This is an optimization exercise on Yosys and OpenROAD, whose aim is small area, not a production implementation.
At most, simulation tests tie the RTL to the original design; equivalence was not proved.
Not every run is shown, and edits may drop behaviour that the tests do not exercise.
For run 2, only the layout was checked, not whether the RTL still works.

==> flow/design.v <==
module i2c_module(
	input clk,
	input reset_n,
	output sda_oe,
	input  sda_in,
	output sda,
	output scl,
	input  data_bit,         
	output [1:0] pos_byte,   
	output [2:0] pos_bit,    
	input  last,             
	output inc,              
	output ready
);
localparam SP_I = 4'd0;
localparam SP_A = 4'd1;
localparam SP_S = 4'd2;
localparam SP_D = 4'd3;
reg [8:0] p;
reg [1:0] byte_r;
reg [3:0] slot;
reg ack;
wire ev     = &p;                        
wire ev_ack = p[8] & ~p[7] & (&p[6:0]);  
wire ev_rdy = p[8] & ~p[7] & (p[6:0] == 7'd1);  
wire special = (byte_r == 2'd3);
wire is_k = slot[3] & ~slot[0];
wire is_g = slot[3] & slot[0];
wire lastbyte = (byte_r == 2'd2);
assign inc = ev & is_g & lastbyte & ack & ~special;
assign pos_byte = byte_r;
assign pos_bit = slot[2:0];
assign ready = special & (slot == SP_D);
always @(posedge clk) begin
	if (!reset_n)
		p <= 9'd0;
	else
		p <= p + 9'd1;
end
always @(posedge clk) begin
	if (ev_ack && is_k)
		ack <= ~sda_in;
end
always @(posedge clk) begin
	if (!reset_n) begin
		byte_r <= 2'd3;
		slot <= SP_A;
	end else if (special) begin
		if (slot == SP_I) begin
			if (ev_rdy && last)
				slot <= SP_D;
			else if (ev)
				slot <= SP_A;
		end else if (ev) begin
			if (slot == SP_A)
				slot <= SP_S;
			else if (slot == SP_S) begin
				byte_r <= 2'd0;
				slot <= 4'd0;
			end
		end
	end else if (ev) begin
		if (is_g) begin
			if (ack && !lastbyte) begin
				byte_r <= byte_r + 2'd1;
				slot <= 4'd0;
			end else begin
				byte_r <= 2'd3;
				slot <= SP_I;
			end
		end else
			slot <= slot + 4'd1;
	end
end
wire cd = p[8] ^ p[7];
wire q3 = p[8] & p[7];
assign sda_oe = ~(is_k & ~special);
assign sda = special ? (slot != SP_S) :
             is_g ? 1'b0 :
             (byte_r == 2'd0) ? (slot[2:0] == 3'd1 || slot[2:0] == 3'd6) :
             data_bit;
assign scl = special ? ~((slot == SP_S) & q3) :
             is_g ? ((q3 & (~ack | lastbyte)) | (cd & ack & lastbyte)) :
             cd;
endmodule
module camera_init (
	input clk,
	input reset_n,
	output ready,
	output wire sda_oe,
	output wire sda,
	input wire sda_in,
	output scl
);
reg [6:0] counter;    
wire [1:0] pos_byte;
wire [2:0] pos_bit;
wire inc;
wire [15:0] entry;
assign entry =
	counter == 7'd0 ? 16'h1280 :
	counter == 7'd1 ? 16'hfff0 :
	counter == 7'd2 ? 16'h1204 :
	counter == 7'd3 ? 16'h1180 :
	counter == 7'd4 ? 16'h0c00 :
	counter == 7'd5 ? 16'h3e00 :
	counter == 7'd6 ? 16'h0400 :
	counter == 7'd7 ? 16'h40d0 :
	counter == 7'd8 ? 16'h3a04 :
	counter == 7'd9 ? 16'h1418 :
	counter == 7'd10 ? 16'h4fb3 :
	counter == 7'd11 ? 16'h50b3 :
	counter == 7'd12 ? 16'h5100 :
	counter == 7'd13 ? 16'h523d :
	counter == 7'd14 ? 16'h53a7 :
	counter == 7'd15 ? 16'h54e4 :
	counter == 7'd16 ? 16'h589e :
	counter == 7'd17 ? 16'h3dc0 :
	counter == 7'd18 ? 16'h1714 :
	counter == 7'd19 ? 16'h1802 :
	counter == 7'd20 ? 16'h3280 :
	counter == 7'd21 ? 16'h1903 :
	counter == 7'd22 ? 16'h1a7b :
	counter == 7'd23 ? 16'h030a :
	counter == 7'd24 ? 16'h0f41 :
	counter == 7'd25 ? 16'h1e00 :
	counter == 7'd26 ? 16'h330b :
	counter == 7'd27 ? 16'h3c78 :
	counter == 7'd28 ? 16'h6900 :
	counter == 7'd29 ? 16'h7400 :
	counter == 7'd30 ? 16'hb084 :
	counter == 7'd31 ? 16'hb10c :
	counter == 7'd32 ? 16'hb20e :
	counter == 7'd33 ? 16'hb380 :
	counter == 7'd34 ? 16'h703a :
	counter == 7'd35 ? 16'h7135 :
	counter == 7'd36 ? 16'h7211 :
	counter == 7'd37 ? 16'h73f0 :
	counter == 7'd38 ? 16'ha202 :
	counter == 7'd39 ? 16'h7a20 :
	counter == 7'd40 ? 16'h7b10 :
	counter == 7'd41 ? 16'h7c1e :
	counter == 7'd42 ? 16'h7d35 :
	counter == 7'd43 ? 16'h7e5a :
	counter == 7'd44 ? 16'h7f69 :
	counter == 7'd45 ? 16'h8076 :
	counter == 7'd46 ? 16'h8180 :
	counter == 7'd47 ? 16'h8288 :
	counter == 7'd48 ? 16'h838f :
	counter == 7'd49 ? 16'h8496 :
	counter == 7'd50 ? 16'h85a3 :
	counter == 7'd51 ? 16'h86af :
	counter == 7'd52 ? 16'h87c4 :
	counter == 7'd53 ? 16'h88d7 :
	counter == 7'd54 ? 16'h89e8 :
	counter == 7'd55 ? 16'h0000 :
	counter == 7'd56 ? 16'h1000 :
	counter == 7'd57 ? 16'h0d40 :
	counter == 7'd58 ? 16'h1418 :
	counter == 7'd59 ? 16'ha505 :
	counter == 7'd60 ? 16'hab07 :
	counter == 7'd61 ? 16'h2495 :
	counter == 7'd62 ? 16'h2533 :
	counter == 7'd63 ? 16'h26e3 :
	counter == 7'd64 ? 16'h9f78 :
	counter == 7'd65 ? 16'ha068 :
	counter == 7'd66 ? 16'ha103 :
	counter == 7'd67 ? 16'ha6d8 :
	counter == 7'd68 ? 16'ha7d8 :
	counter == 7'd69 ? 16'ha8f0 :
	counter == 7'd70 ? 16'ha990 :
	counter == 7'd71 ? 16'haa94 :
	counter == 7'd72 ? 16'h13e5 :
	16'h0000;
wire data_bit = entry[~{pos_byte[1], pos_bit}];
wire last = counter[6] & counter[3] & counter[0];
i2c_module i2c_write_module(.clk(clk), .reset_n(reset_n), .sda_oe(sda_oe),
	.sda_in(sda_in), .sda(sda), .scl(scl), .data_bit(data_bit),
	.pos_byte(pos_byte), .pos_bit(pos_bit), .last(last), .inc(inc),
	.ready(ready));
always @(posedge clk) begin
	if (!reset_n)
		counter <= 7'd0;
	else if (inc)
		counter <= counter + 7'd1;
end
endmodule
==> flow/run.sh <==
#!/bin/bash
# synth_recipe.tcl (not shown) runs the flow's synth.tcl, then flattens the netlist and writes it again
# the make line also repeats each setting of config.mk as NAME=value (left out here)
make -C /OpenROAD-flow-scripts/flow DESIGN_CONFIG=/design/flow/config.mk WORK_HOME=/design/flow/orfs CLKGATE_MAP_FILE= SYNTH_SCRIPT=/design/flow/synth_recipe.tcl finish
==> flow/config.mk <==
export PLATFORM = sky130hd
export DESIGN_NAME = camera_init
export DESIGN_NICKNAME = camera_init
export VERILOG_FILES = /design/flow/design.v
export SDC_FILE = /design/flow/constraint.sdc
export NUM_CORES = 4
export LEC_CHECK = 0
export ABC_AREA = 1
export CAP_MARGIN = 20
export CELL_PAD_IN_SITES_DETAIL_PLACEMENT = 1
export CORE_MARGIN = 2
export CORE_UTILIZATION = 30
export SLEW_MARGIN = 20
==> flow/constraint.sdc <==
create_clock -name core_clock -period 10.0 [get_ports {clk}]
set_input_delay 2.0000 -clock core_clock [delete_from_list [all_inputs] [get_ports {clk}]]
set_output_delay 2.0000 -clock core_clock [all_outputs]
set_load 0.01 [all_outputs]
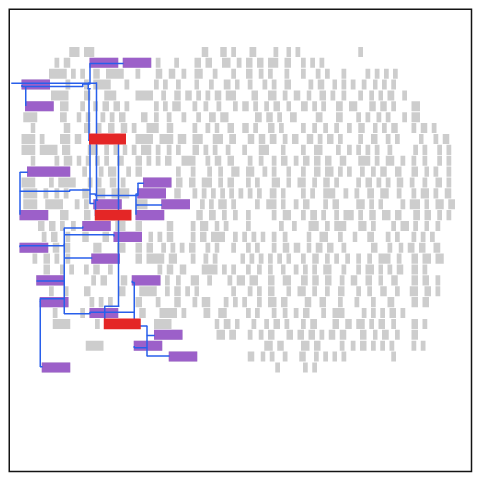
Fig. 1. Clock distribution (run 1).
Scale: 4 px per um.
legend:
  flip-flops:
    colour: purple
    count: 23
  clock wires:
    colour: blue
    length: 384 um
  clock drivers:
    colour: red
    count: 3
routed clock nets: 4

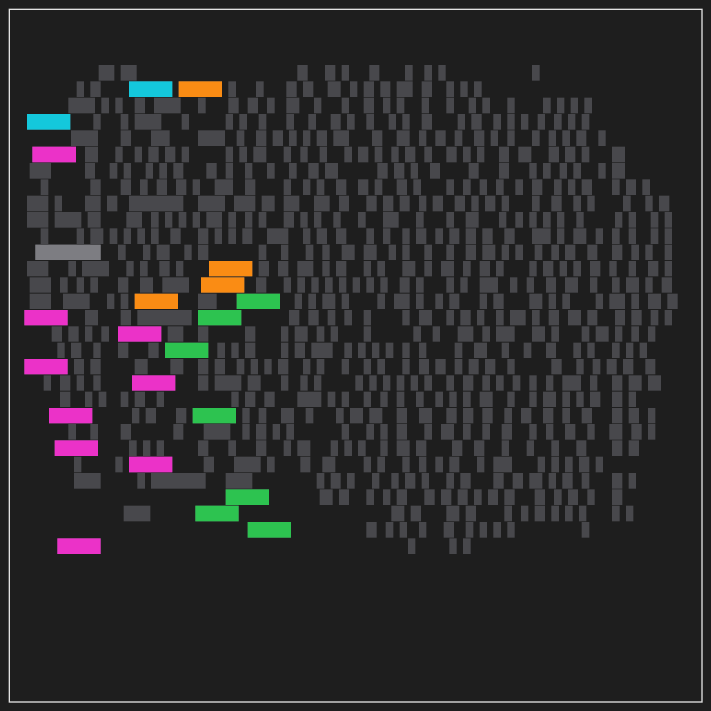
Fig. 2. Register map, names as in the netlist (run 1).
Scale: 6 px per um. Other sequential cells in the stronger grey, the rest of the logic in the fainter grey.
legend:
  i2c_write_module.byte_r:
    colour: cyan
    flops: 2
  counter:
    colour: green
    flops: 7
  i2c_write_module.p:
    colour: magenta
    flops: 9
    where: west
  i2c_write_module.slot:
    colour: orange
    flops: 4
not coloured: 1

==> flow_summary.json, run 1 <==
{
  "synthArstFlopShare_pct": 0,
  "first_iter_violations": 346,
  "cp.arrival_ns": 4.97,
  "design_area_um2": 4010,
  "grt_pass1_vias": 4724,
  "start_util_pct": 30.8,
  "critPathTopFamily": "compound AO/OA/AOI/OAI gates",
  "fin_hold_ws_ns": 0.495,
  "synth_top_family_by_area": "simple AND/OR/NAND/NOR gates",
  "wl_per_cell_um": 15.3,
  "m1WireLength_um": 6220,
  "drive_above_1_share_pct": 3.50,
  "layout.comb_gates.multi_input": 550,
  "grt_use_met1_pct": 27.3,
  "vias_per_cell": 5.34,
  "yosysWarnings": 2,
  "min_to": "i2c_write_module.p[0]",
  "top_register": "i2c_write_module.p",
  "syn_avg_cell_area_um2": 5.20,
  "multi_input_area_um2": 2700,
  "synth_top_flop_cell": "dfxtp_1",
  "hold_viol": 0,
  "nNonClkBuffers": 6,
  "r2r_cells": 13,
  "multi_input_area_share_pct": 67.2,
  "status": "finished clean",
  "syn2layout_area_growth_pct": 8.06,
  "rsz0062_at_grt": "false",
  "synthXorXnorAreaFrac_pct": 0,
  "dieArea_um2": 13300,
  "yosysMostFrequentCell": "nor2_1",
  "crit_fanout": 6,
  "wl_met3_um": 604,
  "nClkBuffers": 4,
  "num_vias": 4710,
  "crit_start": "counter[0]",
  "area_share_clock_buf_inv_pct": 1.97,
  "n_antenna_cell": 0,
  "use_met2_pct": 36.0,
  "tns_ns": 0,
  "largestClassByArea": "multi-input gates",
  "worstReg2RegEnd": "counter[6]",
  "clock-sinks": 23,
  "dp_slack_ns": 3.48,
  "post-route-period-util_pct": 69.7,
  "dp_hpwl_um": 10900,
  "grt_overflow": 0,
  "synth_simple_gate_area_share_pct": 44.1,
  "buf_share_pct": 1.50,
  "clock_latency_ns": 0.26,
  "placed_cell_area_um2": 3930,
  "antenna_left": 0,
  "cts_hold_buf": 0,
  "clkTransAtPathRegs_ns": 0.06,
  "worstSetupPathDepth": 28,
  "crit_path_end_kind": "output pin",
  "largest_reg_flops": 9,
  "dp.cells": 878,
  "max_freq_mhz": 143,
  "setup_ws_ns": 3.03,
  "syn_inst": 713,
  "layout.nets": 734,
  "antenna_found_initial": 0,
  "slowest_stage": "clkdlybuf4s50_1",
  "drv_cap": 0,
  "core_area_um2": 12100,
  "tritoncts": "built",
  "r2r_start": "i2c_write_module.p[0]",
  "synth_nets": 732,
  "ctsResizeCount": 0,
  "fp.dieW_um": 115,
  "yosysSeqAreaShare_pct": 12.7,
  "final_cell_mix": "nor2_1 (137), nand2_1 (130), inv_1 (119)",
  "fin_skew_ns": 0.00324,
  "syn_area_um2": 3710,
  "rows": 40,
  "grt_pass1_wl_um": 22500,
  "htreeDepth": 1,
  "relSlewSlack_pct": 58.3,
  "grt_usage_pct": 20.7,
  "synth_fa_ha_area_share_pct": 5.40,
  "slowest_delay_ns": 0.53,
  "numCtsBuffers": 3,
  "nonClockInverterCount": 131,
  "cp.required_ns": 8.00,
  "hold_depth": 1,
  "period_minus_slack_ns": 6.97,
  "hp-class": "reg -> reg",
  "pin_count": 7,
  "cts_buffer_depth": 2,
  "drc": 0,
  "tap_cells": 168,
  "sh_seq_area_pct": 11.7,
  "synthMuxAreaShare_pct": 0,
  "synth_edf_count": 1,
  "final_common_cell": "nor2_1",
  "port_buffers": 6,
  "cpMostUsedCell": "nand2_1",
  "grt_max_degree": 18,
  "cp-endpoint": "sda",
  "startpoint_type": "flop",
  "path_class": "reg -> out",
  "top_regs": "i2c_write_module.p (9), counter (7), i2c_write_module.slot (4)",
  "setup_viol": 0,
  "regArea_um2": 470,
  "hp-start": "i2c_write_module.p[0]",
  "wl_um": 13500,
  "ys_ff_latch": 23
}
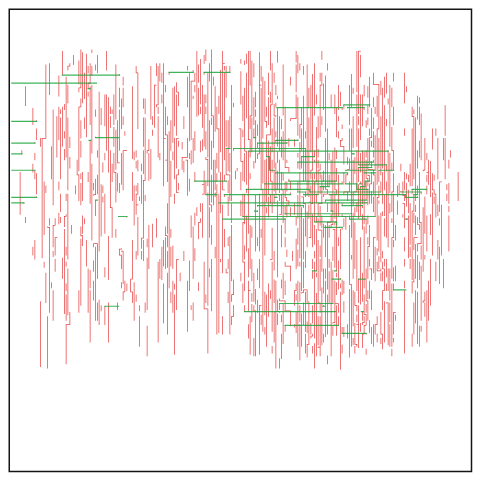
Fig. 3. Routed metal, one colour a layer (run 1).
Scale: 4 px per um. Only two layers are drawn.
legend:
  metal 3:
    colour: green
    wire_length: 605 um
  metal 2:
    colour: red
    wire_length: 6380 um

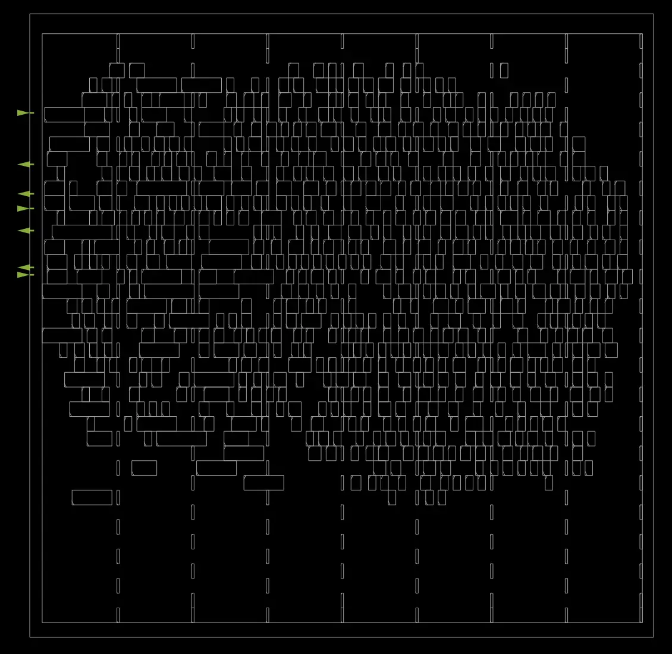
Fig. 4. Placed standard cells (run 1).
seq_cells: 23
Final Core Density: 33.2%

--- run 2 (changed files replaced; the others as in run 1) ---
==> flow/design.v <==
module i2c_module(
	input clk,  
	input reset_n,
	output reg sda_oe,
	input wire sda_in,
	output reg sda,
	output reg scl_out,
	input[7:0] writedata,
	input write,
	input[2:0] address,
	output reg ready,
	output reg success_out
);
reg[7:0] state_next;
localparam STATE_IDLE = 0;
localparam STATE_ADDRESS_START = 1;
localparam STATE_ADDRESS_START_2 = 111;
localparam STATE_ADDRESS_START_3 = 112;
localparam STATE_ADDRESS_BIT_1 = 2;
localparam STATE_ADDRESS_BIT_2 = 3;
localparam STATE_ADDRESS_BIT_3 = 4;
localparam STATE_ADDRESS_BIT_4 = 5;
localparam STATE_ADDRESS_BIT_5 = 6;
localparam STATE_ADDRESS_BIT_6 = 7;
localparam STATE_ADDRESS_BIT_7 = 8;
localparam STATE_ADDRESS_BIT_8 = 9;
localparam STATE_ADDRESS_ACK = 10;
localparam STATE_TRANSIT_1 =	102;
localparam STATE_REG_BIT_1 = 11;
localparam STATE_REG_BIT_2 = 12;
localparam STATE_REG_BIT_3 = 13;
localparam STATE_REG_BIT_4 = 14;
localparam STATE_REG_BIT_5 = 15;
localparam STATE_REG_BIT_6 = 16;
localparam STATE_REG_BIT_7 = 17;
localparam STATE_REG_BIT_8 = 18;
localparam STATE_REG_ACK = 19;
localparam STATE_TRANSIT_2 =	192;
localparam STATE_DATA_BIT_1 = 20;
localparam STATE_DATA_BIT_2 = 21;
localparam STATE_DATA_BIT_3 = 22;
localparam STATE_DATA_BIT_4 = 23;
localparam STATE_DATA_BIT_5 = 24;
localparam STATE_DATA_BIT_6 = 25;
localparam STATE_DATA_BIT_7 = 26;
localparam STATE_DATA_BIT_8 = 27;
localparam STATE_DATA_ACK = 28;
localparam STATE_STOP = 29;
localparam STATE_STOP_1 = 30;
localparam STATE_STOP_2 = 31;
reg clk_div;
reg[7:0] divider2;
wire div_rise = (divider2 == 8'd127);
wire div_fall = (divider2 == 8'd255);
always@(posedge clk)
begin
	if(reset_n == 0)
		clk_div <= 0;
	else if(div_rise)
		clk_div <= ~clk_div;
end
always@(posedge clk)
begin
	if(reset_n == 0)
		divider2 <= 0;
	else
		divider2 <= divider2 + 8'b1;
end
reg [7:0] control_reg;
reg [7:0] slave_address;
reg [7:0] slave_reg_address;
reg [7:0] slave_data_1;
reg [7:0] slave_data_2;
always@(posedge clk)
begin
	if(reset_n == 0)
	begin
		control_reg <= 0;
		slave_address <= 0;
		slave_reg_address <= 0;
		slave_data_1 <= 0;
		slave_data_2 <= 0;
	end
	else
	begin
		if(write == 1'b1)
		begin
			case(address)
				3'b000: control_reg <= writedata;
				3'b001:	slave_address <= writedata;
				3'b010:	slave_reg_address <= writedata;
				3'b011:	slave_data_1 <= writedata;
				3'b100:	slave_data_2 <= writedata;
			endcase
		end
		if(state_next != STATE_IDLE)
			control_reg <= 0;
	end
end
reg scl_output_enable;
reg scl_output_zero;
always@(posedge clk)
begin
	if(reset_n == 0)
		scl_out <= 1'b1;
	else if(div_rise)
	if(scl_output_enable == 1)
	begin
		scl_out <= ~scl_out;
	end
	else
	begin
			if(scl_output_zero == 0)
				scl_out <= 1'b1;
			else
				scl_out <= 1'b0;
	end
end
reg success;
reg ack_ok;
always@(posedge clk)
begin
	if(reset_n == 0)
		ack_ok <= 1'b0;
	else if(div_rise)
	if( (state_next == STATE_ADDRESS_ACK || state_next == STATE_REG_ACK || state_next == STATE_DATA_ACK) && sda_in == 1'b0 && clk_div == 1)
	begin	
		ack_ok <= 1'b1;
	end
		else
		ack_ok <= 1'b0;
end
always@(posedge clk)
begin
	if(reset_n == 0)
		success_out <= 1'b0;
	else if(div_fall)
	if(clk_div == 1)
	begin
		if(state_next == STATE_STOP && success == 1'b1)
			success_out <= 1'b1;
		else
			if(state_next == STATE_ADDRESS_START)
				success_out <= 1'b0;
	end
end
always@(posedge clk)
begin
	if(reset_n == 0)
	begin
	 state_next <= STATE_IDLE;
	end
	else if(div_fall)
	begin
		case(state_next)
			STATE_IDLE:
			begin
				if(control_reg[0] == 1'b1 )
				begin
					state_next <= STATE_ADDRESS_START;
				end
			end
			STATE_ADDRESS_START:
			begin
				if(clk_div == 0)
				begin
					state_next <= STATE_ADDRESS_START_2;
				end
			end
			STATE_ADDRESS_START_2:
			begin
				if(clk_div == 1)
				begin
					state_next <= STATE_ADDRESS_START_3;
				end
			end
			STATE_ADDRESS_START_3:
			begin
				if(clk_div == 0)
				begin
					state_next <= STATE_ADDRESS_BIT_1;
				end
			end
			STATE_ADDRESS_BIT_1:
			begin
				if(clk_div == 0)
				begin
					state_next <= STATE_ADDRESS_BIT_2;
				end
			end
			STATE_ADDRESS_BIT_2:
			begin
				if(clk_div == 0)
				begin
					state_next <= STATE_ADDRESS_BIT_3;
				end
			end
			STATE_ADDRESS_BIT_3:
			begin
				if(clk_div == 0)
				begin
					state_next <= STATE_ADDRESS_BIT_4;
				end
			end
			STATE_ADDRESS_BIT_4:
			begin
				if(clk_div == 0)
				begin
					state_next <= STATE_ADDRESS_BIT_5;
				end
			end
			STATE_ADDRESS_BIT_5:
			begin
				if(clk_div == 0)
				begin
					state_next <= STATE_ADDRESS_BIT_6;
				end
			end
			STATE_ADDRESS_BIT_6:
			begin
				if(clk_div == 0)
				begin
					state_next <= STATE_ADDRESS_BIT_7;
				end
			end
			STATE_ADDRESS_BIT_7:
			begin
				if(clk_div == 0)
				begin
					state_next <= STATE_ADDRESS_BIT_8;
				end
			end
			STATE_ADDRESS_BIT_8:
			begin
				if(clk_div == 0)
				begin
					state_next <= STATE_ADDRESS_ACK;
				end
			end
			STATE_ADDRESS_ACK:
			begin
			if(clk_div == 0)
				begin
				if(ack_ok == 1'b1)
					begin
						state_next <= STATE_TRANSIT_1;
					end
					else
					begin
						state_next <= STATE_STOP;
					end
				end
			end
			STATE_TRANSIT_1:
			begin
				if(clk_div == 0)
				begin
					state_next <= STATE_REG_BIT_1;
				end
			end
			STATE_REG_BIT_1:
			begin
				if(clk_div == 0)
				begin
					state_next <= STATE_REG_BIT_2;
				end
			end
			STATE_REG_BIT_2:
			begin
				if(clk_div == 0)
				begin
					state_next <= STATE_REG_BIT_3;
				end
			end
			STATE_REG_BIT_3:
			begin
				if(clk_div == 0)
				begin
					state_next <= STATE_REG_BIT_4;
				end
			end
			STATE_REG_BIT_4:
			begin
				if(clk_div == 0)
				begin
					state_next <= STATE_REG_BIT_5;
				end
			end
			STATE_REG_BIT_5:
			begin
				if(clk_div == 0)
				begin
					state_next <= STATE_REG_BIT_6;
				end
			end
			STATE_REG_BIT_6:
			begin
				if(clk_div == 0)
				begin
					state_next <= STATE_REG_BIT_7;
				end
			end
			STATE_REG_BIT_7:
			begin
				if(clk_div == 0)
				begin
					state_next <= STATE_REG_BIT_8;
				end
			end
			STATE_REG_BIT_8:
			begin
				if(clk_div == 0)
				begin
					state_next <= STATE_REG_ACK;
				end
			end
			STATE_REG_ACK:
			begin
				if(clk_div == 0)
				begin
					if(ack_ok == 1'b1)
					begin
						state_next <= STATE_TRANSIT_2;
					end
					else
					begin
						state_next <= STATE_STOP;
					end
				end
			end
			STATE_TRANSIT_2:
			begin
				if(clk_div == 0)
				begin
					state_next <= STATE_DATA_BIT_1;
				end
			end
			STATE_DATA_BIT_1:
			begin
				if(clk_div == 0)
				begin
					state_next <= STATE_DATA_BIT_2;
				end
			end
			STATE_DATA_BIT_2:
			begin
				if(clk_div == 0)
				begin
					state_next <= STATE_DATA_BIT_3;
				end
			end
			STATE_DATA_BIT_3:
			begin
				if(clk_div == 0)
				begin
					state_next <= STATE_DATA_BIT_4;
				end
			end
			STATE_DATA_BIT_4:
			begin
				if(clk_div == 0)
				begin
					state_next <= STATE_DATA_BIT_5;
				end
			end
			STATE_DATA_BIT_5:
			begin
				if(clk_div == 0)
				begin
					state_next <= STATE_DATA_BIT_6;
				end
			end
			STATE_DATA_BIT_6:
			begin
				if(clk_div == 0)
				begin
					state_next <= STATE_DATA_BIT_7;
				end
			end
			STATE_DATA_BIT_7:
			begin
				if(clk_div == 0)
				begin
					state_next <= STATE_DATA_BIT_8;
				end
			end
			STATE_DATA_BIT_8:
			begin
				if(clk_div == 0)
				begin
					state_next <= STATE_DATA_ACK;
				end
			end
			STATE_DATA_ACK:
			begin
				if(clk_div == 0)
				begin
					state_next <= STATE_STOP;
				end
			end
			STATE_STOP:
			begin
				if(clk_div == 1)
				begin
					state_next <= STATE_STOP_1;
				end
			end
			STATE_STOP_1:
			begin
				if(clk_div == 0)
				begin
					state_next <= STATE_IDLE;
				end
			end
			STATE_STOP_2:
			begin
				if(clk_div == 1)
				begin
					state_next <= STATE_IDLE;
				end
			end
		endcase
	end
end
always@(posedge clk)
begin
	if(reset_n == 1'b0)
	begin
		sda <= 1'b1;
		sda_oe <= 1'b1;
		scl_output_enable <= 1'b0;
		scl_output_zero <= 1'b0;
		ready <= 1;
		success <= 0;
	end
	else if(div_fall)
	begin
		case(state_next)
			STATE_IDLE:
			begin
				sda <= 1'b1;
				sda_oe <= 1'b1;
				scl_output_enable <= 1'b0;
				ready <= 1;
				success <= 0;
				scl_output_zero <= 0;
			end
			STATE_ADDRESS_START:
			begin
				if(clk_div == 0)
				begin
					scl_output_zero <= 0;
					scl_output_enable <= 0;
					sda_oe <= 1;
					sda <= 0;
					ready <= 0;
					success <= 0;
				end
			end
			STATE_ADDRESS_START_2:
			begin
				if(clk_div == 1)
				begin
					scl_output_zero <= 1;
					scl_output_enable <= 0;
					sda_oe <= 1;
					sda <= 0;
					ready <= 0;
					success <= 0;
				end
			end
			STATE_ADDRESS_START_3:
			begin
				if(clk_div == 0)
				begin
					scl_output_zero <= 0;
					scl_output_enable <= 1;
					sda_oe <= 1;
					sda <= slave_address[7];
					ready <= 0;
					success <= 0;
				end
			end
			STATE_ADDRESS_BIT_1:
			begin
				if(clk_div == 0)
				begin
					scl_output_zero <= 0;
					scl_output_enable <= 1;
					sda_oe <= 1;
					sda <= slave_address[6];
					ready <= 0;
					success <= 0;
				end
			end
			STATE_ADDRESS_BIT_2:
			begin
				if(clk_div == 0)
				begin
					scl_output_zero <= 0;
					scl_output_enable <= 1;
					sda_oe <= 1;
					sda <= slave_address[5];
					ready <= 0;
					success <= 0;	
				end
			end
			STATE_ADDRESS_BIT_3:
			begin
				if(clk_div == 0)
				begin
				scl_output_zero <= 0;
					scl_output_enable <= 1;
					sda_oe <= 1;
					sda <= slave_address[4];
					ready <= 0;
					success <= 0;	
				end
			end
			STATE_ADDRESS_BIT_4:
			begin
				if(clk_div == 0)
				begin
				scl_output_zero <= 0;
					scl_output_enable <= 1;
					sda_oe <= 1;
					sda <= slave_address[3];
					ready <= 0;
					success <= 0;	
				end
			end
			STATE_ADDRESS_BIT_5:
			begin
				if(clk_div == 0)
				begin
				scl_output_zero <= 0;
					scl_output_enable <= 1;
					sda_oe <= 1;
					sda <= slave_address[2];
					ready <= 0;
					success <= 0;	
				end
			end
			STATE_ADDRESS_BIT_6:
			begin
				if(clk_div == 0)
				begin
				scl_output_zero <= 0;
					scl_output_enable <= 1;
					sda_oe <= 1;
					sda <= slave_address[1];
					ready <= 0;
					success <= 0;	
				end
			end
			STATE_ADDRESS_BIT_7:
			begin
				if(clk_div == 0)
				begin
				scl_output_zero <= 0;
					scl_output_enable <= 1;
					sda_oe <= 1;
					sda <= slave_address[0];
					ready <= 0;
					success <= 0;
				end
			end
			STATE_ADDRESS_BIT_8:
			begin
				if(clk_div == 0)
				begin
				scl_output_zero <= 0;
					ready <= 0;
					scl_output_enable <= 1;
					sda_oe <= 0;
					sda <= 0;
					success <= 0;	
				end
			end
			STATE_ADDRESS_ACK:
			begin
				if(clk_div == 0)
				begin
					if(ack_ok == 1'b1)
					begin
						scl_output_zero <= 1;
						ready <= 0;
						sda_oe <= 1'b1;
						scl_output_enable <= 0;
						sda <= 0;
						success <= 0;
					end
					else
					begin
						sda_oe <= 1'b1;
						sda <= 1'b0;
						scl_output_enable <= 1'b0;
						ready <= 0;
						success <= 0;
						scl_output_zero <= 1;
					end
				end
			end
			STATE_TRANSIT_1:
			begin
				if(clk_div == 0)
				begin
					scl_output_zero <= 0;
					scl_output_enable <= 1;
					sda_oe <= 1;
					sda <= slave_reg_address[7];
					ready <= 0;
					success <= 0;
				end
			end
			STATE_REG_BIT_1:
			begin
				if(clk_div == 0)
				begin
					scl_output_zero <= 0;
					scl_output_enable <= 1;
					sda_oe <= 1;
					sda <= slave_reg_address[6];
					ready <= 0;
					success <= 0;
				end
			end
			STATE_REG_BIT_2:
			begin
				if(clk_div == 0)
				begin
				scl_output_zero <= 0;
					scl_output_enable <= 1;
					sda_oe <= 1;
					sda <= slave_reg_address[5];
					ready <= 0;
					success <= 0;
				end
			end
			STATE_REG_BIT_3:
			begin
				if(clk_div == 0)
				begin
					scl_output_enable <= 1;
					sda_oe <= 1;
					sda <= slave_reg_address[4];
					ready <= 0;
					success <= 0;
					scl_output_zero <= 0;
				end
			end
			STATE_REG_BIT_4:
			begin
				if(clk_div == 0)
				begin
					scl_output_enable <= 1;
					sda_oe <= 1;
					sda <= slave_reg_address[3];
					ready <= 0;
					success <= 0;
					scl_output_zero <= 0;
				end
			end
			STATE_REG_BIT_5:
			begin
				if(clk_div == 0)
				begin
					scl_output_enable <= 1;
					sda_oe <= 1;
					sda <= slave_reg_address[2];
					ready <= 0;
					success <= 0;
					scl_output_zero <= 0;
				end
			end
			STATE_REG_BIT_6:
			begin
				if(clk_div == 0)
				begin
					scl_output_enable <= 1;
					sda_oe <= 1;
					sda <= slave_reg_address[1];
					ready <= 0;
					success <= 0;
					scl_output_zero <= 0;
				end
			end
			STATE_REG_BIT_7:
			begin
				if(clk_div == 0)
				begin
					scl_output_enable <= 1;
					sda_oe <= 1;
					sda <= slave_reg_address[0];
					ready <= 0;
					success <= 0;
					scl_output_zero <= 0;
				end
			end
			STATE_REG_BIT_8:
			begin
				if(clk_div == 0)
				begin
					ready <= 0;
					scl_output_enable <= 1;
					sda_oe <= 0;
					sda <= 0;
					success <= 0;
					scl_output_zero <= 0;
				end
			end
			STATE_REG_ACK:
			begin
				if(clk_div == 0)
				begin
					if(ack_ok == 1'b1)
					begin
						ready <= 0;
						sda_oe <= 1'b1;
						scl_output_enable <= 0;
						sda <= 0;
						success <= 0;
						scl_output_zero <= 1;
					end
					else
					begin
						sda_oe <= 1'b1;
						sda <= 1'b0;
						scl_output_enable <= 1'b0;
						ready <= 0;
						success <= 0;
						scl_output_zero <= 1;
					end
				end
			end
			STATE_TRANSIT_2:
			begin
				if(clk_div == 0)
				begin
					scl_output_enable <= 1;
					sda_oe <= 1;
					sda <= slave_data_1[7];
					ready <= 0;
					success <= 0;
					scl_output_zero <= 0;
				end
			end
			STATE_DATA_BIT_1:
			begin
				if(clk_div == 0)
				begin
					scl_output_enable <= 1;
					sda_oe <= 1;
					sda <= slave_data_1[6];
					ready <= 0;
					success <= 0;
					scl_output_zero <= 0;
				end
			end
			STATE_DATA_BIT_2:
			begin
				if(clk_div == 0)
				begin
					scl_output_enable <= 1;
					sda_oe <= 1;
					sda <= slave_data_1[5];
					ready <= 0;
					success <= 0;
					scl_output_zero <= 0;
				end
			end
			STATE_DATA_BIT_3:
			begin
				if(clk_div == 0)
				begin
					scl_output_enable <= 1;
					sda_oe <= 1;
					sda <= slave_data_1[4];
					ready <= 0;
					success <= 0;
					scl_output_zero <= 0;
				end
			end
			STATE_DATA_BIT_4:
			begin
				if(clk_div == 0)
				begin
					scl_output_enable <= 1;
					sda_oe <= 1;
					sda <= slave_data_1[3];
					ready <= 0;
					success <= 0;
					scl_output_zero <= 0;
				end
			end
			STATE_DATA_BIT_5:
			begin
				if(clk_div == 0)
				begin
					scl_output_enable <= 1;
					sda_oe <= 1;
					sda <= slave_data_1[2];
					ready <= 0;
					success <= 0;
					scl_output_zero <= 0;
				end
			end
			STATE_DATA_BIT_6:
			begin
				if(clk_div == 0)
				begin
					scl_output_enable <= 1;
					sda_oe <= 1;
					sda <= slave_data_1[1];
					ready <= 0;
					success <= 0;
					scl_output_zero <= 0;
				end
			end
			STATE_DATA_BIT_7:
			begin
				if(clk_div == 0)
				begin
					scl_output_enable <= 1;
					sda_oe <= 1;
					sda <= slave_data_1[0];
					ready <= 0;
					success <= 0;
					scl_output_zero <= 0;
				end
			end
			STATE_DATA_BIT_8:
			begin
				if(clk_div == 0)
				begin
					ready <= 0;
					scl_output_enable <= 1;
					sda_oe <= 0;
					sda <= 0;
					success <= 0;
					scl_output_zero <= 0;
				end
			end
			STATE_DATA_ACK:
			begin
				if(clk_div == 0)
				begin
					if(ack_ok == 1'b1)
					begin
						sda_oe <= 1'b1;
						sda <= 1'b0;
						scl_output_enable <= 1'b1;
						ready <= 0;
						scl_output_zero <= 1;
						success <= 1;
					end
					else
					begin
						sda_oe <= 1'b1;
						sda <= 1'b0;
						scl_output_enable <= 1'b0;
						ready <= 0;
						success <= 0;
						scl_output_zero <= 1;
					end
				end
			end
			STATE_STOP:
			begin
				if(clk_div == 1)
				begin
					ready <= 0;
					sda_oe <= 1'b1;
					sda <= 1'b0;
					scl_output_enable <= 1'b0;
					success <= 0;
					scl_output_zero <= 0;
				end
			end
			STATE_STOP_1:
			begin
				if(clk_div == 0)
				begin
					ready <= 0;
					sda <= 1'b1;
					sda_oe <= 1'b1;
					scl_output_enable <= 1'b0;
					success <= 0;
					scl_output_zero <= 0;
				end
			end
			STATE_STOP_2:
				begin
					if(clk_div == 1)
					begin
					end
				end
			default:
			begin
				sda <= 1'b1;
				sda_oe <= 1'b1;
				scl_output_enable <= 1'b0;
				ready <= 1;
				scl_output_zero <= 0;
				success <= 0;
			end
		endcase
	end
end
endmodule
module camera_init (
	input clk,
	input reset_n,
	output reg ready,
	output wire sda_oe,
	output wire sda,
	input wire sda_in,
	output scl
);
parameter REGS_TO_INIT = 73;
localparam CAMERA_INIT_1 = 11;
localparam CAMERA_INIT_2 = 12;
localparam CAMERA_INIT_3 = 13;
localparam CAMERA_INIT_4 = 14;
localparam CAMERA_INIT_5 = 15;
localparam CAMERA_INIT_6 = 16;
localparam CAMERA_INIT_7 = 17;
localparam CAMERA_IDLE = 18;
localparam CONTROL_REG = 3'b000;
localparam SLAVE_ADDRESS = 3'b001;
localparam SLAVE_REG_ADDRESS = 3'b010;
localparam SLAVE_DATA_1 = 3'b011;
localparam SLAVE_DATA_2 = 3'b100;
reg[7:0] data_in_bus;
reg [2:0] reg_address;
reg bus_write;
wire ready_out;
wire success_out;
i2c_module i2c_write_module(.clk(clk), .reset_n(reset_n), .scl_out(scl), 
						.writedata(data_in_bus), .address(reg_address),
						.write(bus_write), .ready(ready_out), .success_out(success_out), .sda_in(sda_in), .sda(sda), .sda_oe(sda_oe)  );
wire[7:0] regs_addr;
wire[7:0] data_to_write;
reg[7:0] counter;
reg[7:0] state_next;
wire [15:0] regs_data = 
counter == 0 ? 16'h12_80 :  
counter == 1 ? 16'hFF_F0 :  
counter == 2 ? 16'h12_04 :  
counter == 3 ? 16'h11_80 :  
counter == 4 ? 16'h0C_00 :  
counter == 5 ? 16'h3E_00 :  
counter == 6 ? 16'h04_00 :  
counter == 7 ? 16'h40_d0 :  
counter == 8 ? 16'h3a_04 :  
counter == 9 ? 16'h14_18 :  
counter == 10 ? 16'h4F_B3 :  
counter == 11 ? 16'h50_B3 :  
counter == 12 ? 16'h51_00 :  
counter == 13 ? 16'h52_3d :  
counter == 14 ? 16'h53_A7 :  
counter == 15 ? 16'h54_E4 :  
counter == 16 ? 16'h58_9E :  
counter == 17 ? 16'h3D_C0 :  
counter == 18 ? 16'h17_14 :  
counter == 19 ? 16'h18_02 :  
counter == 20 ? 16'h32_80 :  
counter == 21 ? 16'h19_03 :  
counter == 22 ? 16'h1A_7B :  
counter == 23 ? 16'h03_0A :  
counter == 24 ? 16'h0F_41 :  
counter == 25 ? 16'h1E_00 :  
counter == 26 ? 16'h33_0B :  
counter == 27 ? 16'h3C_78 :  
counter == 28 ? 16'h69_00 :  
counter == 29 ? 16'h74_00 :  
counter == 30 ? 16'hB0_84 :  
counter == 31 ? 16'hB1_0c :  
counter == 32 ? 16'hB2_0e :  
counter == 33 ? 16'hB3_80 :  
counter == 34 ? 16'h70_3a :
counter == 35 ? 16'h71_35 :
counter == 36 ? 16'h72_11 :
counter == 37 ? 16'h73_f0 :
counter == 38 ? 16'ha2_02 :
counter == 39 ? 16'h7a_20 :
counter == 40 ? 16'h7b_10 :
counter == 41 ? 16'h7c_1e :
counter == 42 ? 16'h7d_35 :
counter == 43 ? 16'h7e_5a :
counter == 44 ? 16'h7f_69 :
counter == 45 ? 16'h80_76 :
counter == 46 ? 16'h81_80 :
counter == 47 ? 16'h82_88 :
counter == 48 ? 16'h83_8f :
counter == 49 ? 16'h84_96 :
counter == 50 ? 16'h85_a3 :
counter == 51 ? 16'h86_af :
counter == 52 ? 16'h87_c4 :
counter == 53 ? 16'h88_d7 :
counter == 54 ? 16'h89_e8 :
counter == 54 ? 16'h13_e0 :  
counter == 55 ? 16'h00_00 :  
counter == 56 ? 16'h10_00 :  
counter == 57 ? 16'h0d_40 :  
counter == 58 ? 16'h14_18 :  
counter == 59 ? 16'ha5_05 :  
counter == 60 ? 16'hab_07 :  
counter == 61 ? 16'h24_95 :  
counter == 62 ? 16'h25_33 :  
counter == 63 ? 16'h26_e3 :  
counter == 64 ? 16'h9f_78 :  
counter == 65 ? 16'ha0_68 :  
counter == 66 ? 16'ha1_03 :  
counter == 67 ? 16'ha6_d8 :  
counter == 68 ? 16'ha7_d8 :  
counter == 69 ? 16'ha8_f0 :  
counter == 70 ? 16'ha9_90 :  
counter == 71 ? 16'haa_94 :  
counter == 72 ? 16'h13_e5 :  
8'hFF;
assign regs_addr = 	counter == 0 ? 8'h12 :
							counter == 1 ? 8'h12 :
							counter == 2 ? 8'h12 :	
							counter == 3 ? 8'h40 :
							counter == 4 ? 8'h58 :
							counter == 5 ? 8'h1e :
							counter == 6 ? 8'h3c :
							8'hFF;
assign data_to_write = 	counter == 0 ? 8'h80 :
								counter == 1 ? 8'h04 :
								counter == 2 ? 8'h04 :	
								counter == 3 ? 8'hd0 :
								counter == 4 ? 8'h9e :
								counter == 5 ? 8'h01 :
								counter == 6 ? 8'h78 :
								8'hFF;
always@(posedge clk)
begin
		if(reset_n == 1'b0)
			ready <= 1'b0;
		else
		if(state_next == CAMERA_IDLE)
			ready <= 1'b1;
		else
			ready <= 1'b0;
end
always@(posedge clk)
begin
	if(reset_n == 1'b0)
	begin
		state_next <= CAMERA_INIT_1;	
	end
	else
	begin
		case(state_next)
			CAMERA_INIT_1:
				begin 
					state_next <= CAMERA_INIT_2;		
				end
			CAMERA_INIT_2:
				begin
						state_next <= CAMERA_INIT_3;
				end
			CAMERA_INIT_3:
				begin
					state_next <= CAMERA_INIT_4;
				end
			CAMERA_INIT_4:
				begin
					state_next <= CAMERA_INIT_7;
				end
			CAMERA_INIT_7:
			begin
				if(ready_out == 1'b0)
					state_next <= CAMERA_INIT_5;
			end
			CAMERA_INIT_5:
				begin
					if(ready_out == 1'b1)
					begin
						if(success_out == 1'b1)
						begin
							if(counter == REGS_TO_INIT - 1)
							begin
								state_next <= CAMERA_IDLE;
							end
							else
							state_next <= CAMERA_INIT_6;
						end
						else
						state_next <= CAMERA_INIT_2;
					end	
				end
			CAMERA_INIT_6:
				begin
					state_next <= CAMERA_INIT_2;
				end
			CAMERA_IDLE:
				begin
					state_next <= CAMERA_IDLE;
				end
		endcase
	end
end
always@(posedge clk)
begin
	if(reset_n == 1'b0)
	begin
		reg_address <= 0;
		data_in_bus <= 0;
		bus_write <= 1'b0;
		counter <= 0;
	end
	else
	begin
		case(state_next)
			CAMERA_INIT_1:
				begin
					reg_address <= SLAVE_ADDRESS;
					data_in_bus <= 8'h42;  
					bus_write <= 1'b1;
				end
			CAMERA_INIT_2:
				begin
					reg_address <= SLAVE_REG_ADDRESS;
					data_in_bus <= regs_data[15:8];
					bus_write <= 1'b1;	
				end
			CAMERA_INIT_3:
				begin
					reg_address <= SLAVE_DATA_1;
					data_in_bus <= regs_data[7:0];
					bus_write <= 1'b1;			
				end
			CAMERA_INIT_4:
				begin
					reg_address <= CONTROL_REG;
					data_in_bus <= 3'b001;
					bus_write <= 1'b1;
				end
			CAMERA_INIT_5:
				begin
					reg_address <= 0;
					data_in_bus <= 0;
					bus_write <= 1'b0;
				end
			CAMERA_INIT_6:
				begin
					bus_write <= 1'b0;
					reg_address <= 0;
					data_in_bus <= 0;
					counter <= counter + 1'b1;
				end
			CAMERA_INIT_7:
				begin
					reg_address <= 0;
					data_in_bus <= 0;
					bus_write <= 1'b0;
				end
			CAMERA_IDLE:
				begin
					reg_address <= 0;
					data_in_bus <= 0;
					bus_write <= 1'b0;
				end
			default:
				begin
					bus_write <= 1'b0;
					reg_address <= 3'd0;
					data_in_bus <= 8'd0;
				end
		endcase
	end
end
endmodule
==> flow/config.mk <==
export PLATFORM = sky130hd
export DESIGN_NAME = camera_init
export DESIGN_NICKNAME = camera_init
export VERILOG_FILES = /design/flow/design.v
export SDC_FILE = /design/flow/constraint.sdc
export NUM_CORES = 4
export LEC_CHECK = 0
export CAP_MARGIN = 20
export CELL_PAD_IN_SITES_DETAIL_PLACEMENT = 1
export CORE_MARGIN = 2
export CORE_UTILIZATION = 30
export SLEW_MARGIN = 20
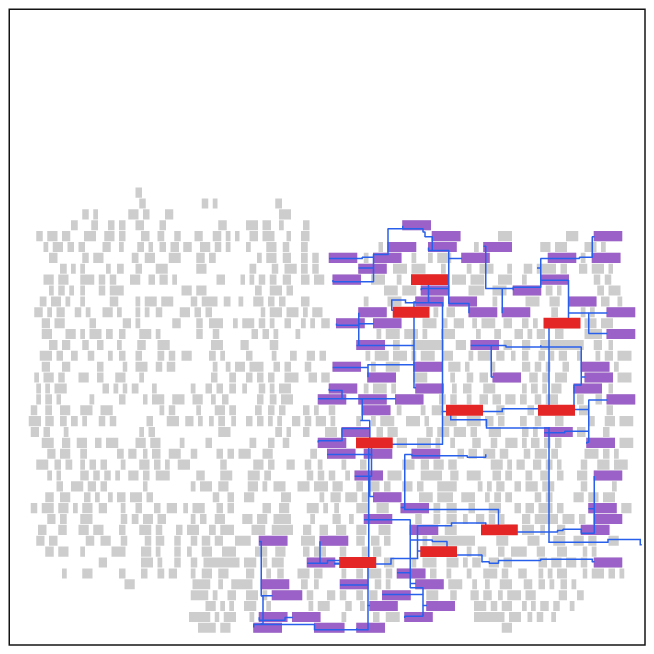
Fig. 5. Clock distribution (run 2).
Scale: 4 px per um.
legend:
  clock wires:
    colour: blue
    length: 1080 um
  clock drivers:
    colour: red
    count: 9
  flip-flops:
    colour: purple
    count: 76
routed clock nets: 10

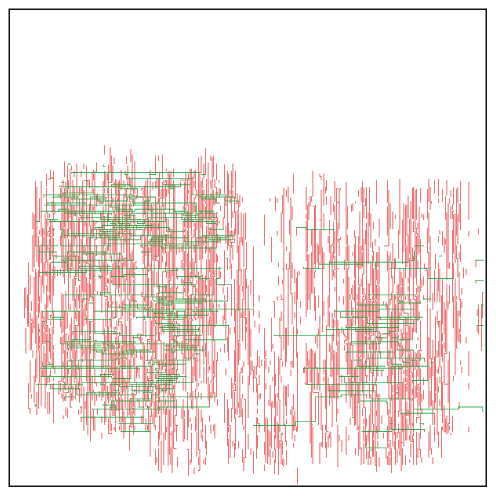
Fig. 6. Routed metal, one colour a layer (run 2).
Scale: 3 px per um. Only two layers are drawn.
legend:
  metal 2:
    colour: red
    wire_length: 13400 um
  metal 3:
    colour: green
    wire_length: 2820 um

==> run 2 against run 1 <==
Net effect: still clean on timing, DRC and antenna; register-to-register slack lost 1.1 ns; die area increased by 89%; global-route usage is 3.5 points higher; via count grew 80%; highest routed layer unchanged.
==> flow_summary.json, run 2 <==
{
  "status": "finished clean",
  "design_area_um2": 7690,
  "clock_latency_ns": 0.34,
  "wl_met3_um": 2820,
  "port_buffers": 6,
  "n_antenna_cell": 0,
  "yosysMostFrequentCell": "nor2_1",
  "buf_share_pct": 3.12,
  "grt_pass1_wl_um": 47700,
  "nClkBuffers": 11,
  "tns_ns": 0,
  "htreeDepth": 3,
  "tap_cells": 319,
  "hp-class": "reg -> reg",
  "cp.arrival_ns": 4.32,
  "synth_simple_gate_area_share_pct": 27.8,
  "wl_per_cell_um": 23.6,
  "grt_max_degree": 57,
  "crit_fanout": 55,
  "r2r_cells": 8,
  "max_freq_mhz": 246,
  "antenna_found_initial": 0,
  "use_met2_pct": 37.9,
  "area_share_clock_buf_inv_pct": 4.12,
  "layout.nets": 982,
  "layout.comb_gates.multi_input": 838,
  "final_cell_mix": "nor2_1 (119), a21oi_1 (108), o21ai_0 (93)",
  "crit_buf_inv": 3,
  "syn_avg_cell_area_um2": 6.86,
  "slowest_delay_ns": 0.99,
  "critPathTopFamily": "buffers and inverters",
  "start_util_pct": 30.5,
  "pin_count": 7,
  "seq_cells": 76,
  "fp.dieW_um": 159,
  "cts_hold_buf": 0,
  "drv_cap": 0,
  "rows": 56,
  "hold_depth": 2,
  "worstReg2RegEnd": "data_in_bus[0]",
  "fin_skew_ns": 0.00554,
  "fin_hold_ws_ns": 0.463,
  "grt_usage_pct": 24.1,
  "clock-sinks": 76,
  "num_vias": 8497,
  "yosysWarnings": 2,
  "syn_area_um2": 7160,
  "cp-endpoint": "i2c_write_module.state_next[7]",
  "core_area_um2": 23500,
  "yosysSeqAreaShare_pct": 21.2,
  "sh_seq_area_pct": 19.8,
  "dp_slack_ns": 5.59,
  "post-route-period-util_pct": 40.6,
  "m1WireLength_um": 12500,
  "vias_per_cell": 6.55,
  "dieArea_um2": 25100,
  "regArea_um2": 1520,
  "drc": 0,
  "dp.cells": 1282,
  "tritoncts": "built",
  "crit_path_end_kind": "flop",
  "synthArstFlopShare_pct": 0,
  "rsz0062_at_grt": "false",
  "setup_viol": 0,
  "nNonClkBuffers": 30,
  "drive_above_1_share_pct": 7.06,
  "min_to": "i2c_write_module.scl_output_zero",
  "synthMuxAreaShare_pct": 5.36,
  "numCtsBuffers": 9,
  "grt_overflow": 0,
  "hold_viol": 0,
  "synth_nets": 1052,
  "r2r_start": "counter[3]",
  "hp-start": "i2c_write_module.scl_output_zero",
  "cp.required_ns": 10.27,
  "worstSetupPathDepth": 5,
  "dp_hpwl_um": 20900,
  "wl_um": 30600,
  "multi_input_area_share_pct": 66.8,
  "largestClassByArea": "multi-input gates",
  "synth_fa_ha_area_share_pct": 0.873,
  "multi_input_area_um2": 5140,
  "startpoint_type": "primary input",
  "slowest_stage": "clkdlybuf4s50_1",
  "fin_util_pct": 32.8,
  "synth_edf_count": 0,
  "antenna_left": 0,
  "grt_pass1_vias": 8309,
  "period_minus_slack_ns": 4.06,
  "nonClockInverterCount": 19,
  "ys_ff_latch": 76,
  "final_common_cell": "nor2_1",
  "synthXorXnorAreaFrac_pct": 2.08,
  "synth_top_family_by_area": "compound AO/OA/AOI/OAI gates",
  "ctsResizeCount": 0,
  "syn_inst": 1044
}

separate check: timing with driven ports:
Ports are ideal in the flow. The routed layouts listed here were re-timed in OpenROAD.
Step 1 assumes that a clkbuf_16 drives the clock port and a buf_2 every other input.
Step 2 also shifts input and output timing later by t, the mid clock arrival at the registers, as if the neighbouring blocks saw the same clock.
Slacks: no drivers / after step 1 / after step 2; pairs: no drivers / after step 1.
| run | t, ns | slack for setup (ns) | hold WS [ns] |
|---|---|---|---|
| run 1 | 0.291 | 3.030 / 2.999 / 3.290 | 0.495 / 0.495 / 0.495 |
| run 2 | 0.378 | 5.943 / 5.953 / 5.575 | 0.463 / 0.463 / 0.463 |
After both steps setup and hold are still met in every run listed. The setup slack of run 2, which loses most, moves by +0.010 ns with the drivers and by -0.368 ns with both steps.
